Context: an optimization exercise on an open-source flow, tuned for small area, a short achievable clock period and few clock cycles. The choices shown serve that exercise and are no tape-out recipe. Only simulation tests tie the RTL to the original design; equivalence was not proved. Some runs may be left out. An edit can pass the tests and still lose a function that they never use. Power is estimated from default activity; no workload was simulated.

## flow/design.v in outline (module list and top-level ports)
// module WeightROM: 4 lines
// module RomGroup0: 1214 lines
// module RomGroup1: 1212 lines
// module G_a22oi: 3 lines
// module G_a31oi: 3 lines
// module G_inv: 3 lines
// module G_mux2i: 3 lines
// module G_nand2: 3 lines
// module G_nand3: 3 lines
// module G_nand4: 3 lines
// module G_nor2: 3 lines
// module G_o21ai: 3 lines
// module G_o22ai: 3 lines
// module G_o31ai: 3 lines
// module FullAdd: 4 lines
// module Xor2: 3 lines
// module Xnor2: 3 lines
// module Nand2: 3 lines
// module Or2: 3 lines
// module DigitDecode: 5 lines
// module SelectN: 3 lines
// module MacTree: 132 lines
// module MVProd: 16 lines
// module mvprod_top: 65 lines
module mvprod_top (
  input  wire       clk,
  input  wire       rst,
  input  wire       in_wr,
  input  wire [7:0] in_data,
  input  wire       start,
  output logic      out_valid,
  output logic [7:0] out_data,
  output logic      out_last
);
  // ...
==> flow/run.sh <==
#!/bin/bash
# synth_recipe.tcl (not shown) runs the flow's synth.tcl, then flattens the netlist and writes it again
# the make line also repeats each setting of config.mk as NAME=value (left out here)
make -C /OpenROAD-flow-scripts/flow DESIGN_CONFIG=/design/flow/config.mk WORK_HOME=/design/flow/orfs CLKGATE_MAP_FILE= SYNTH_SCRIPT=/design/flow/synth_recipe.tcl finish
==> flow/config.mk <==
export PLATFORM = sky130hd
export DESIGN_NAME = mvprod_top
export DESIGN_NICKNAME = mvprod_top
export VERILOG_FILES = /design/flow/design.v
export SDC_FILE = /design/flow/constraint.sdc
export NUM_CORES = 4
export LEC_CHECK = 0
export CAP_MARGIN = 20
export CORE_MARGIN = 2
export CORE_UTILIZATION = 55
export CTS_BUF_LIST = sky130_fd_sc_hd__clkbuf_8
export CTS_CLUSTER_DIAMETER = 50
export CTS_CLUSTER_SIZE = 20
export PLACE_DENSITY = 0.65
export SETUP_SLACK_MARGIN = 3.0
export SLEW_MARGIN = 20
export SYNTH_HIERARCHICAL = 1
export SYNTH_MEMORY_MAX_BITS = 16384
==> flow/constraint.sdc <==
create_clock -name core_clock -period 6.0 [get_ports {clk}]
set_input_delay 1.2000 -clock core_clock [delete_from_list [all_inputs] [get_ports {clk}]]
set_output_delay 1.2000 -clock core_clock [all_outputs]
set_load 0.01 [all_outputs]
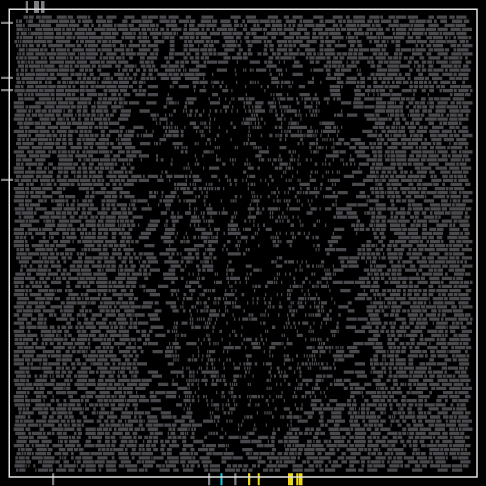
Figure 1: run 1, I/O pins on the die edge.
Drawn at 1.5 px/um. Pins as bars across the die edge, other pins in grey.
out_data -> yellow  # pins 8, direction output, edge bottom
out_last -> cyan  # pins 1, direction output, edge bottom
all pins by edge = 12 bottom, 6 top, 4 left

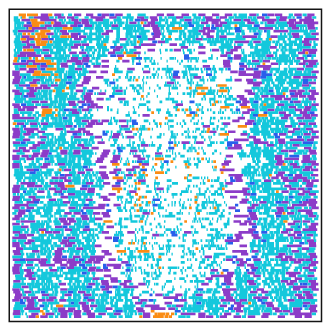
Figure 2: run 1, placed cells, one colour a class.
Drawn at 1 px/um.
clock drivers and dummy loads -> blue  # cells 195
other buffers and delay cells -> orange  # cells 183
combinational and other logic -> cyan  # cells 3968
flops -> purple  # cells 923

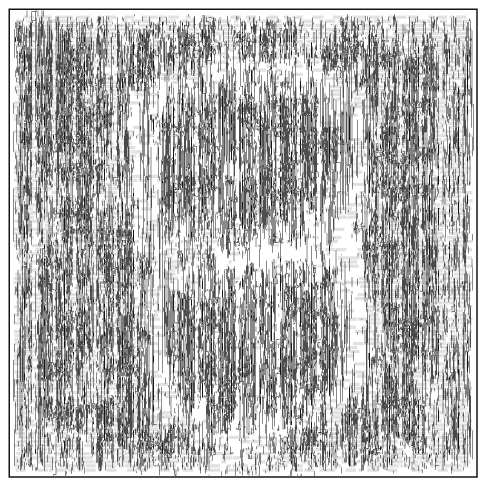
Figure 3: run 1, the metal 2 layer.
Drawn at 1.5 px/um. Cells faint in the background.
share of all routed wire = 40%
longest straight run = 115 um
nets with wire on the layer = 4972
main direction = vertical
wire length on this layer = 85.9 mm

==> flow_summary.json, run 1 <==
{
  "worst_hold_path_type": "flop to flop",
  "nets": 5588,
  "worst_slew_pin_slew_ns": 1.21,
  "maxClockFrequency_mhz": 316,
  "top_power_group": "registers",
  "final_cell_count_no_fill": 6528,
  "clock-skew-final_ns": 0.0461,
  "worst_r2r_path_depth": 6,
  "critical_path.cell_chain": "clkinvlp_4 > nor2_2 > inv_1 > nor2_1 > nor2_1 > a31oi_1",
  "outcome": "timing/DRC/antenna clean",
  "hold_viol_final": 0,
  "worst-path-max-fanout": 18,
  "area.growth.synth_to_final_pct": 13.1,
  "final_worst_path_period_need_ns": 3.16,
  "largest_delay_share_family_worst_path": "simple AND/OR/NAND/NOR gates",
  "placementRows": 112,
  "cts.root.buffer_cell": "clkbuf_8",
  "globalRoute.totalOverflow": 0,
  "start_util_pct": 55.5,
  "grt_first_pass_wirelength_um": 290000,
  "ff2ff_setup_slack_ns": 2.84,
  "worst-path-stages": 6,
  "mappedNetlistArea_um2": 51800,
  "layout_common_cells": "dfxtp_1 (895), a222oi_1 (480), nand2_1 (436)",
  "cts_num_sinks": 923,
  "final.setup.tns_ns": 0,
  "netSwitchingFraction_pct": 37.3,
  "leakagePower_uw": 0.0200,
  "powerClk_uw": 5110,
  "route.final.wire_length_um": 213000,
  "groute.usage.overall_pct": 40.5,
  "synthesized_area_per_cell_um2": 10.5,
  "p_int_uw": 14000,
  "placed_cells": 6258,
  "critical_path.startpoint_type": "flop",
  "tritoncts.num_buffers": 103,
  "syn-instance-count": 4930,
  "max_stage_delay_ns": 0.63,
  "tritoncts": "done",
  "slew-limit-headroom_pct": 19.3,
  "number_of_global_route_vias_before_repair": 42300,
  "vias_per_cell": 6.83,
  "mappedNetlistNets": 5339,
  "holdBufCountCts": 0,
  "critical_path.n_buffers_inverters": 2,
  "ys.warnings.count": 7,
  "grt_start_max_net_pins": 149,
  "power.clock.fraction_pct": 22.9,
  "layout_commonest_cell": "dfxtp_1"
}
Testbench counts for the RTL of run 1, summed over its fixed seeds: cycles 6,592.
## run 1: what timing repair did
item / 4_1_cts / 5_1_grt
cloned: 2 / 13
setup endpoints to repair: 101 / 70
gates resized for setup: 43 / 85
buffers inserted: 24 / 31
pin swaps: 3 / 59
## run 1: stage by stage
stage / cell area (um2) / util [%] / hold WS (ns)
floorplan: 52200 / - / 0.324
global placement: 54500 / 58.4 / 0.329
detailed placement: 54500 / 58.4 / 0.331
CTS: 57600 / 61.7 / 0.346
global route: 58500 / 62.7 / 0.356
finish: 58500 / 62.7 / 0.350
## run 1: cell type report
class	instances	area share (%)
well taps	1254	2.68
multi-input cells	3747	55.9
clock buffers	110	2.59
diodes	5	0.0214
flip-flops and latches	923	31.7
inverters	221	1.46
clock inverters	85	1.84
repair buffers	183	3.79
## run 1: layer usage
layer	global-route usage [%]	vias up	wire length, um
met5	0	-	56
met4	18.1	12	11800
met3	11.4	757	30800
li1	-	18300	-
met1	57.9	21800	84300
met2	56.7	3701	85900
## run 1: worst register-to-register path: stages (launching register included)
cell and delay, ns:
dfxtp_2 0.39, clkinvlp_4 0.46, nor2_2 0.60, inv_1 0.17, nor2_1 0.41, nor2_1 0.32, a31oi_1 0.63
Figure 4. The clock network (run 1).
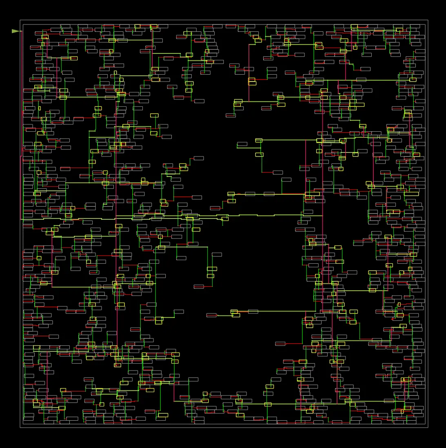

==> run 2, diff against run 1 <==
--- a/flow/config.mk
+++ b/flow/config.mk
@@ -13,5 +13,5 @@
 export CTS_CLUSTER_SIZE = 20
 export PLACE_DENSITY = 0.65
-export SETUP_SLACK_MARGIN = 3.0
+export SETUP_SLACK_MARGIN = 2.9
 export SLEW_MARGIN = 20
 export SYNTH_HIERARCHICAL = 1
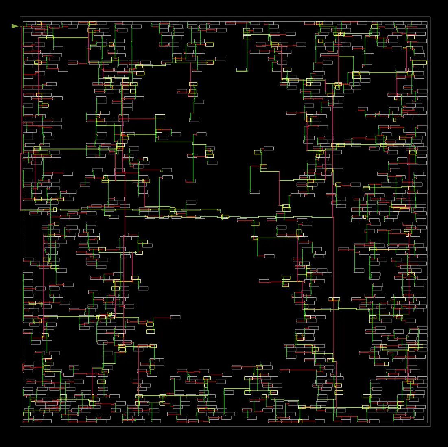
Figure 5: run 2, the clock network.
clock latency on the worst-skew pair: 0.79 ns
Max Clock Skew: 0.0409 ns
clkbuf count: 104
Inserted Clock Buffers: 96

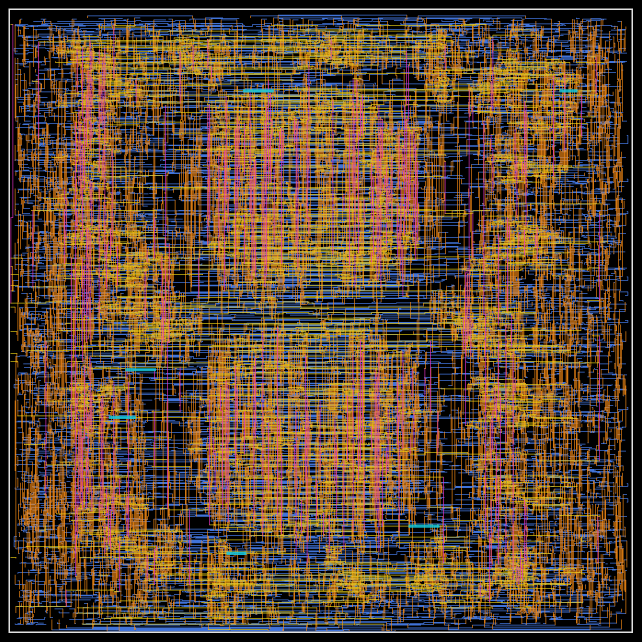
Figure 6: run 2, wiring by layer.
Drawn at 2 px/um.
metal 1 -> blue  # wire length 85.5 mm
metal 3 -> yellow  # wire length 27.7 mm
metal 4 -> magenta  # wire length 9740 um
metal 2 -> orange  # wire length 81.7 mm
metal 5 -> cyan  # wire length 69.0 um

==> flow_summary.json, run 2 <==
{
  "placed_cells": 6264,
  "final_core_utilization_pct": 61.9,
  "cts.root.buffer_cell": "clkbuf_8",
  "netSwitchingFraction_pct": 36.5,
  "groute.layer.met2.usage_pct": 55.1,
  "leakagePower_uw": 0.0196,
  "final_design_area_no_fill_um2": 57700,
  "mappedNetlistNets": 5339,
  "maxClockFrequency_mhz": 316,
  "critical_path.startpoint_type": "flop",
  "ys.warnings.count": 7,
  "vias_per_cell": 6.73,
  "groute.usage.overall_pct": 40.3,
  "area.growth.synth_to_final_pct": 11.5,
  "top_power_group": "registers",
  "max_stage_delay_ns": 0.63,
  "worst-path-stages": 9,
  "maxUsedRoutingLayer": "met5",
  "outcome": "timing/DRC/antenna clean",
  "worst_slew_pin_slew_ns": 1.10,
  "worst_hold_path_type": "flop to flop",
  "holdBufCountCts": 0,
  "met3_wirelength_um": 27700,
  "slew-limit-headroom_pct": 26.2,
  "number_of_global_route_vias_before_repair": 42500,
  "grtUsageMet3_pct": 11.7,
  "wl_met2_um": 81700,
  "final.setup.tns_ns": 0,
  "tritoncts": "done",
  "start_util_pct": 55.5,
  "fin_hold_ws_ns": 0.339
}
run 2: changes by cell type in the layout (fill, tap and decap cells not counted), sizes merged:
cell,change
buf,-13
bufbuf,-2
clkinv,-3
diode,+3
clkinvlp,-2
clkdlybuf4s50,+7
dlygate4sd2,-7
inv,-7
clkbuf,-12
bufinv,+2
run 2: timing repair:
action / in CTS / in global routing
gates cloned: 0 / 9
setup buffers: 22 / 11
endpoints found under the setup margin: 99 / 78
gates resized for setup: 11 / 38
pin swaps: 0 / 5
run 2: layout make-up:
| type | count | share of cell area [%] |
|---|---|---|
| antenna | 8 | 0.0347 |
| clock buffer | 104 | 2.48 |
| clock inverter | 75 | 1.61 |
| inverter | 221 | 1.46 |
| multi-input combinational | 3747 | 56.3 |
| sequential | 923 | 32.1 |
| tap | 1254 | 2.72 |
| timing repair buffer | 162 | 3.31 |
run 2: worst register-to-register path, delay by kind of cell (launching register included):
| family | cells | cell delay (ns) |
|---|---|---|
| buffers and inverters | 4 | 1.15 |
| and+or+nand+nor | 4 | 1.06 |
| DFF | 1 | 0.63 |
| AOI/OAI and AO/OA | 1 | 0.15 |
Figure 7. The metal 2 layer (run 2).
Drawn at 1.5 px/um. Cells faint in the background.
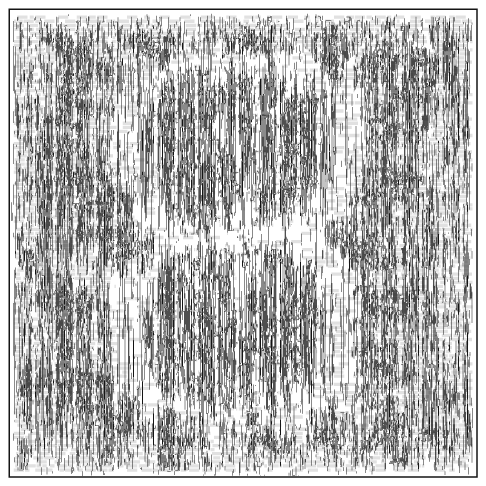

==> run 3: too many edits to list; what changed since run 2 <==
flow/design.v: 2712 -> 3099 lines; modules unchanged: 21
  WeightROM: edited, 4 -> 6 lines
  RomGroup0: edited, 1214 -> 704 lines
  RomGroup1: edited, 1212 -> 736 lines
  RomGroup2: new, 676 lines
  RomGroup3: new, 692 lines
  G_nand2b: new, 3 lines
==> module G_nand2b as of run 3 <==
module G_nand2b (input wire A_N, input wire B, output wire Y);
  assign Y = (A_N) | (~B);
endmodule
==> module WeightROM as of run 3 <==
module WeightROM (input wire [4:0] col, output wire [31:0][7:0] w);
  RomGroup0 u_group0 (.col(col), .w(w[7:0]));
  RomGroup1 u_group1 (.col(col), .w(w[15:8]));
  RomGroup2 u_group2 (.col(col), .w(w[23:16]));
  RomGroup3 u_group3 (.col(col), .w(w[31:24]));
endmodule
--- a/flow/config.mk
+++ b/flow/config.mk
@@ -13,5 +13,5 @@
 export CTS_CLUSTER_SIZE = 20
 export PLACE_DENSITY = 0.65
-export SETUP_SLACK_MARGIN = 2.9
+export SETUP_SLACK_MARGIN = 3.1
 export SLEW_MARGIN = 20
 export SYNTH_HIERARCHICAL = 1
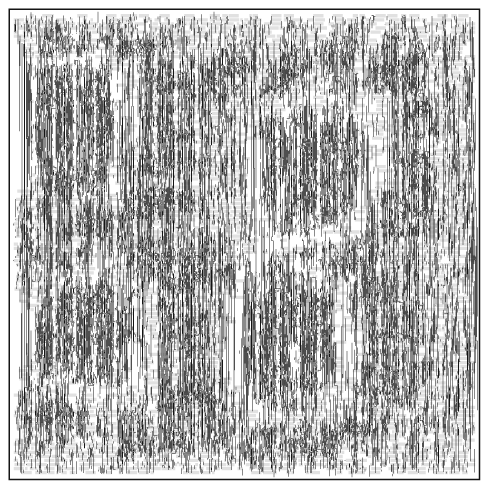
Figure 8: run 3, the metal 2 layer.
Drawn at 1.5 px/um. Cells faint in the background.
share of all routed wire = 42%
longest straight run = 126 um
wire length on this layer = 86.3 mm
main direction = vertical

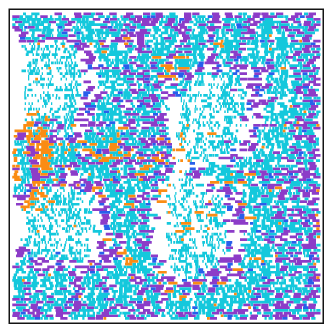
Figure 9: run 3, placed cells, one colour a class.
Drawn at 1 px/um.
combinational and other logic -> cyan  # cells 4156
other buffers and delay cells -> orange  # cells 248
flops -> purple  # cells 923
clock drivers and dummy loads -> blue  # cells 185

==> flow_summary.json, run 3 <==
{
  "grt_start_max_net_pins": 113,
  "layout_commonest_cell": "dfxtp_1",
  "groute.usage.overall_pct": 37.9,
  "maxClockFrequency_mhz": 325,
  "cts_num_sinks": 923,
  "ys.warnings.count": 7,
  "grt_util_met1_pct": 51.8,
  "mappedNetlistArea_um2": 52400,
  "number_of_global_route_vias_before_repair": 43400,
  "critical_path.startpoint_type": "flop",
  "groute.layer.met2.usage_pct": 55.8,
  "cts.root.buffer_cell": "clkbuf_8",
  "tritoncts": "done",
  "clock-skew-final_ns": 0.0599,
  "final.setup.tns_ns": 0,
  "maxUsedRoutingLayer": "met5",
  "postPlaceCellArea_um2": 55000,
  "slew-limit-headroom_pct": 35.3,
  "vias_per_cell": 6.71,
  "worst-path-max-fanout": 17,
  "m1WireLength_um": 80000,
  "final_worst_path_period_need_ns": 3.08,
  "placementRows": 113,
  "mappedNetlistNets": 5526,
  "worst_hold_path_type": "flop to flop",
  "holdBufCountCts": 0,
  "clkLatencyLatePin_ns": 0.82,
  "globalRoute.busiestLayer": "met2",
  "nets": 5836,
  "cts_resized": 62,
  "met3_wirelength_um": 28100,
  "worst_slew_pin_slew_ns": 0.971,
  "synthesized_area_per_cell_um2": 10.2,
  "outcome": "timing/DRC/antenna clean",
  "syn-instance-count": 5117,
  "grt_first_pass_wirelength_um": 279000,
  "route.final.wire_length_um": 208000,
  "final_core_utilization_pct": 63.8,
  "tritoncts.num_buffers": 98,
  "leakagePower_uw": 0.0209,
  "layout_common_cells": "dfxtp_1 (899), nor2_1 (498), a222oi_1 (480)",
  "ff2ff_setup_slack_ns": 2.92,
  "area.growth.synth_to_final_pct": 15.4
}
Testbench counts for the RTL of run 3, summed over its fixed seeds: cycles 6,592.
run 3: layout make-up:
cell class	count	share of cell area, %
repair inverters	1	0.00828
inverters	273	1.74
well taps	1265	2.62
multi-input cells	3882	55.0
repair buffers	248	5.92
diodes	5	0.0207
clock buffers	102	2.32
clock inverters	83	1.68
flip-flops and latches	923	30.7
run 3: power by group:
group / total [uW] / switching [uW] / internal (uW)
Sequential: 9280 / 1060 / 8210
Clock: 4900 / 2910 / 1990
Combinational: 7920 / 4170 / 3760
run 3: worst max-delay path: stages, from the launching register on:
cell and delay [ns]:
dfxtp_4 0.45, buf_12 0.16, buf_16 0.16, a222oi_1 0.46, fa_2 0.55, or2_1 0.29, fa_2 0.40, or2_1 0.28
xnor2_1 0.20
run 3: per-stage QoR:
stage	power (uW)	worst slack, ns	std cells	hold WS (ns)
after floorplan	14500	2.61	5117	0.324
after global placement	16400	2.36	6422	0.324
after detailed placement	16600	2.30	6422	0.330
after CTS	21700	3.07	6670	0.351
after global routing	23200	2.87	6779	0.363
final	22100	2.92	6782	0.347

port drivers added, routing unchanged:
How much do the figures lean on ideal ports? The routed layouts below were timed once more, with nothing changed but the port constraints.
Step 1: set_driving_cell puts a clkbuf_16 on clk and a buf_2 on each other input, an assumption about the parent block.
Step 2 moves the port delays by t, midway between the first and last clock arrival at a register: inputs arrive t later, outputs are due t later. That takes back most of the time a late clock gives input paths.
Three values: ideal, step 1, step 2; two values: the first two.
run	t (ns)	slack for setup (ns)	worst register clock-pin slew, ns	worst slew at a driven data input, ns
run 1	0.859	2.835 / 2.835 / 2.511	0.11 / 0.11	0.04
run 2	0.841	2.831 / 2.831 / 2.289	0.12 / 0.12	0.04
run 3	0.856	2.921 / 2.921 / 2.720	0.11 / 0.11	0.03
After both steps every run listed still meets setup and hold. The setup slack of run 2, which loses most, moves by 0.000 ns with the drivers and by -0.542 ns with both steps.
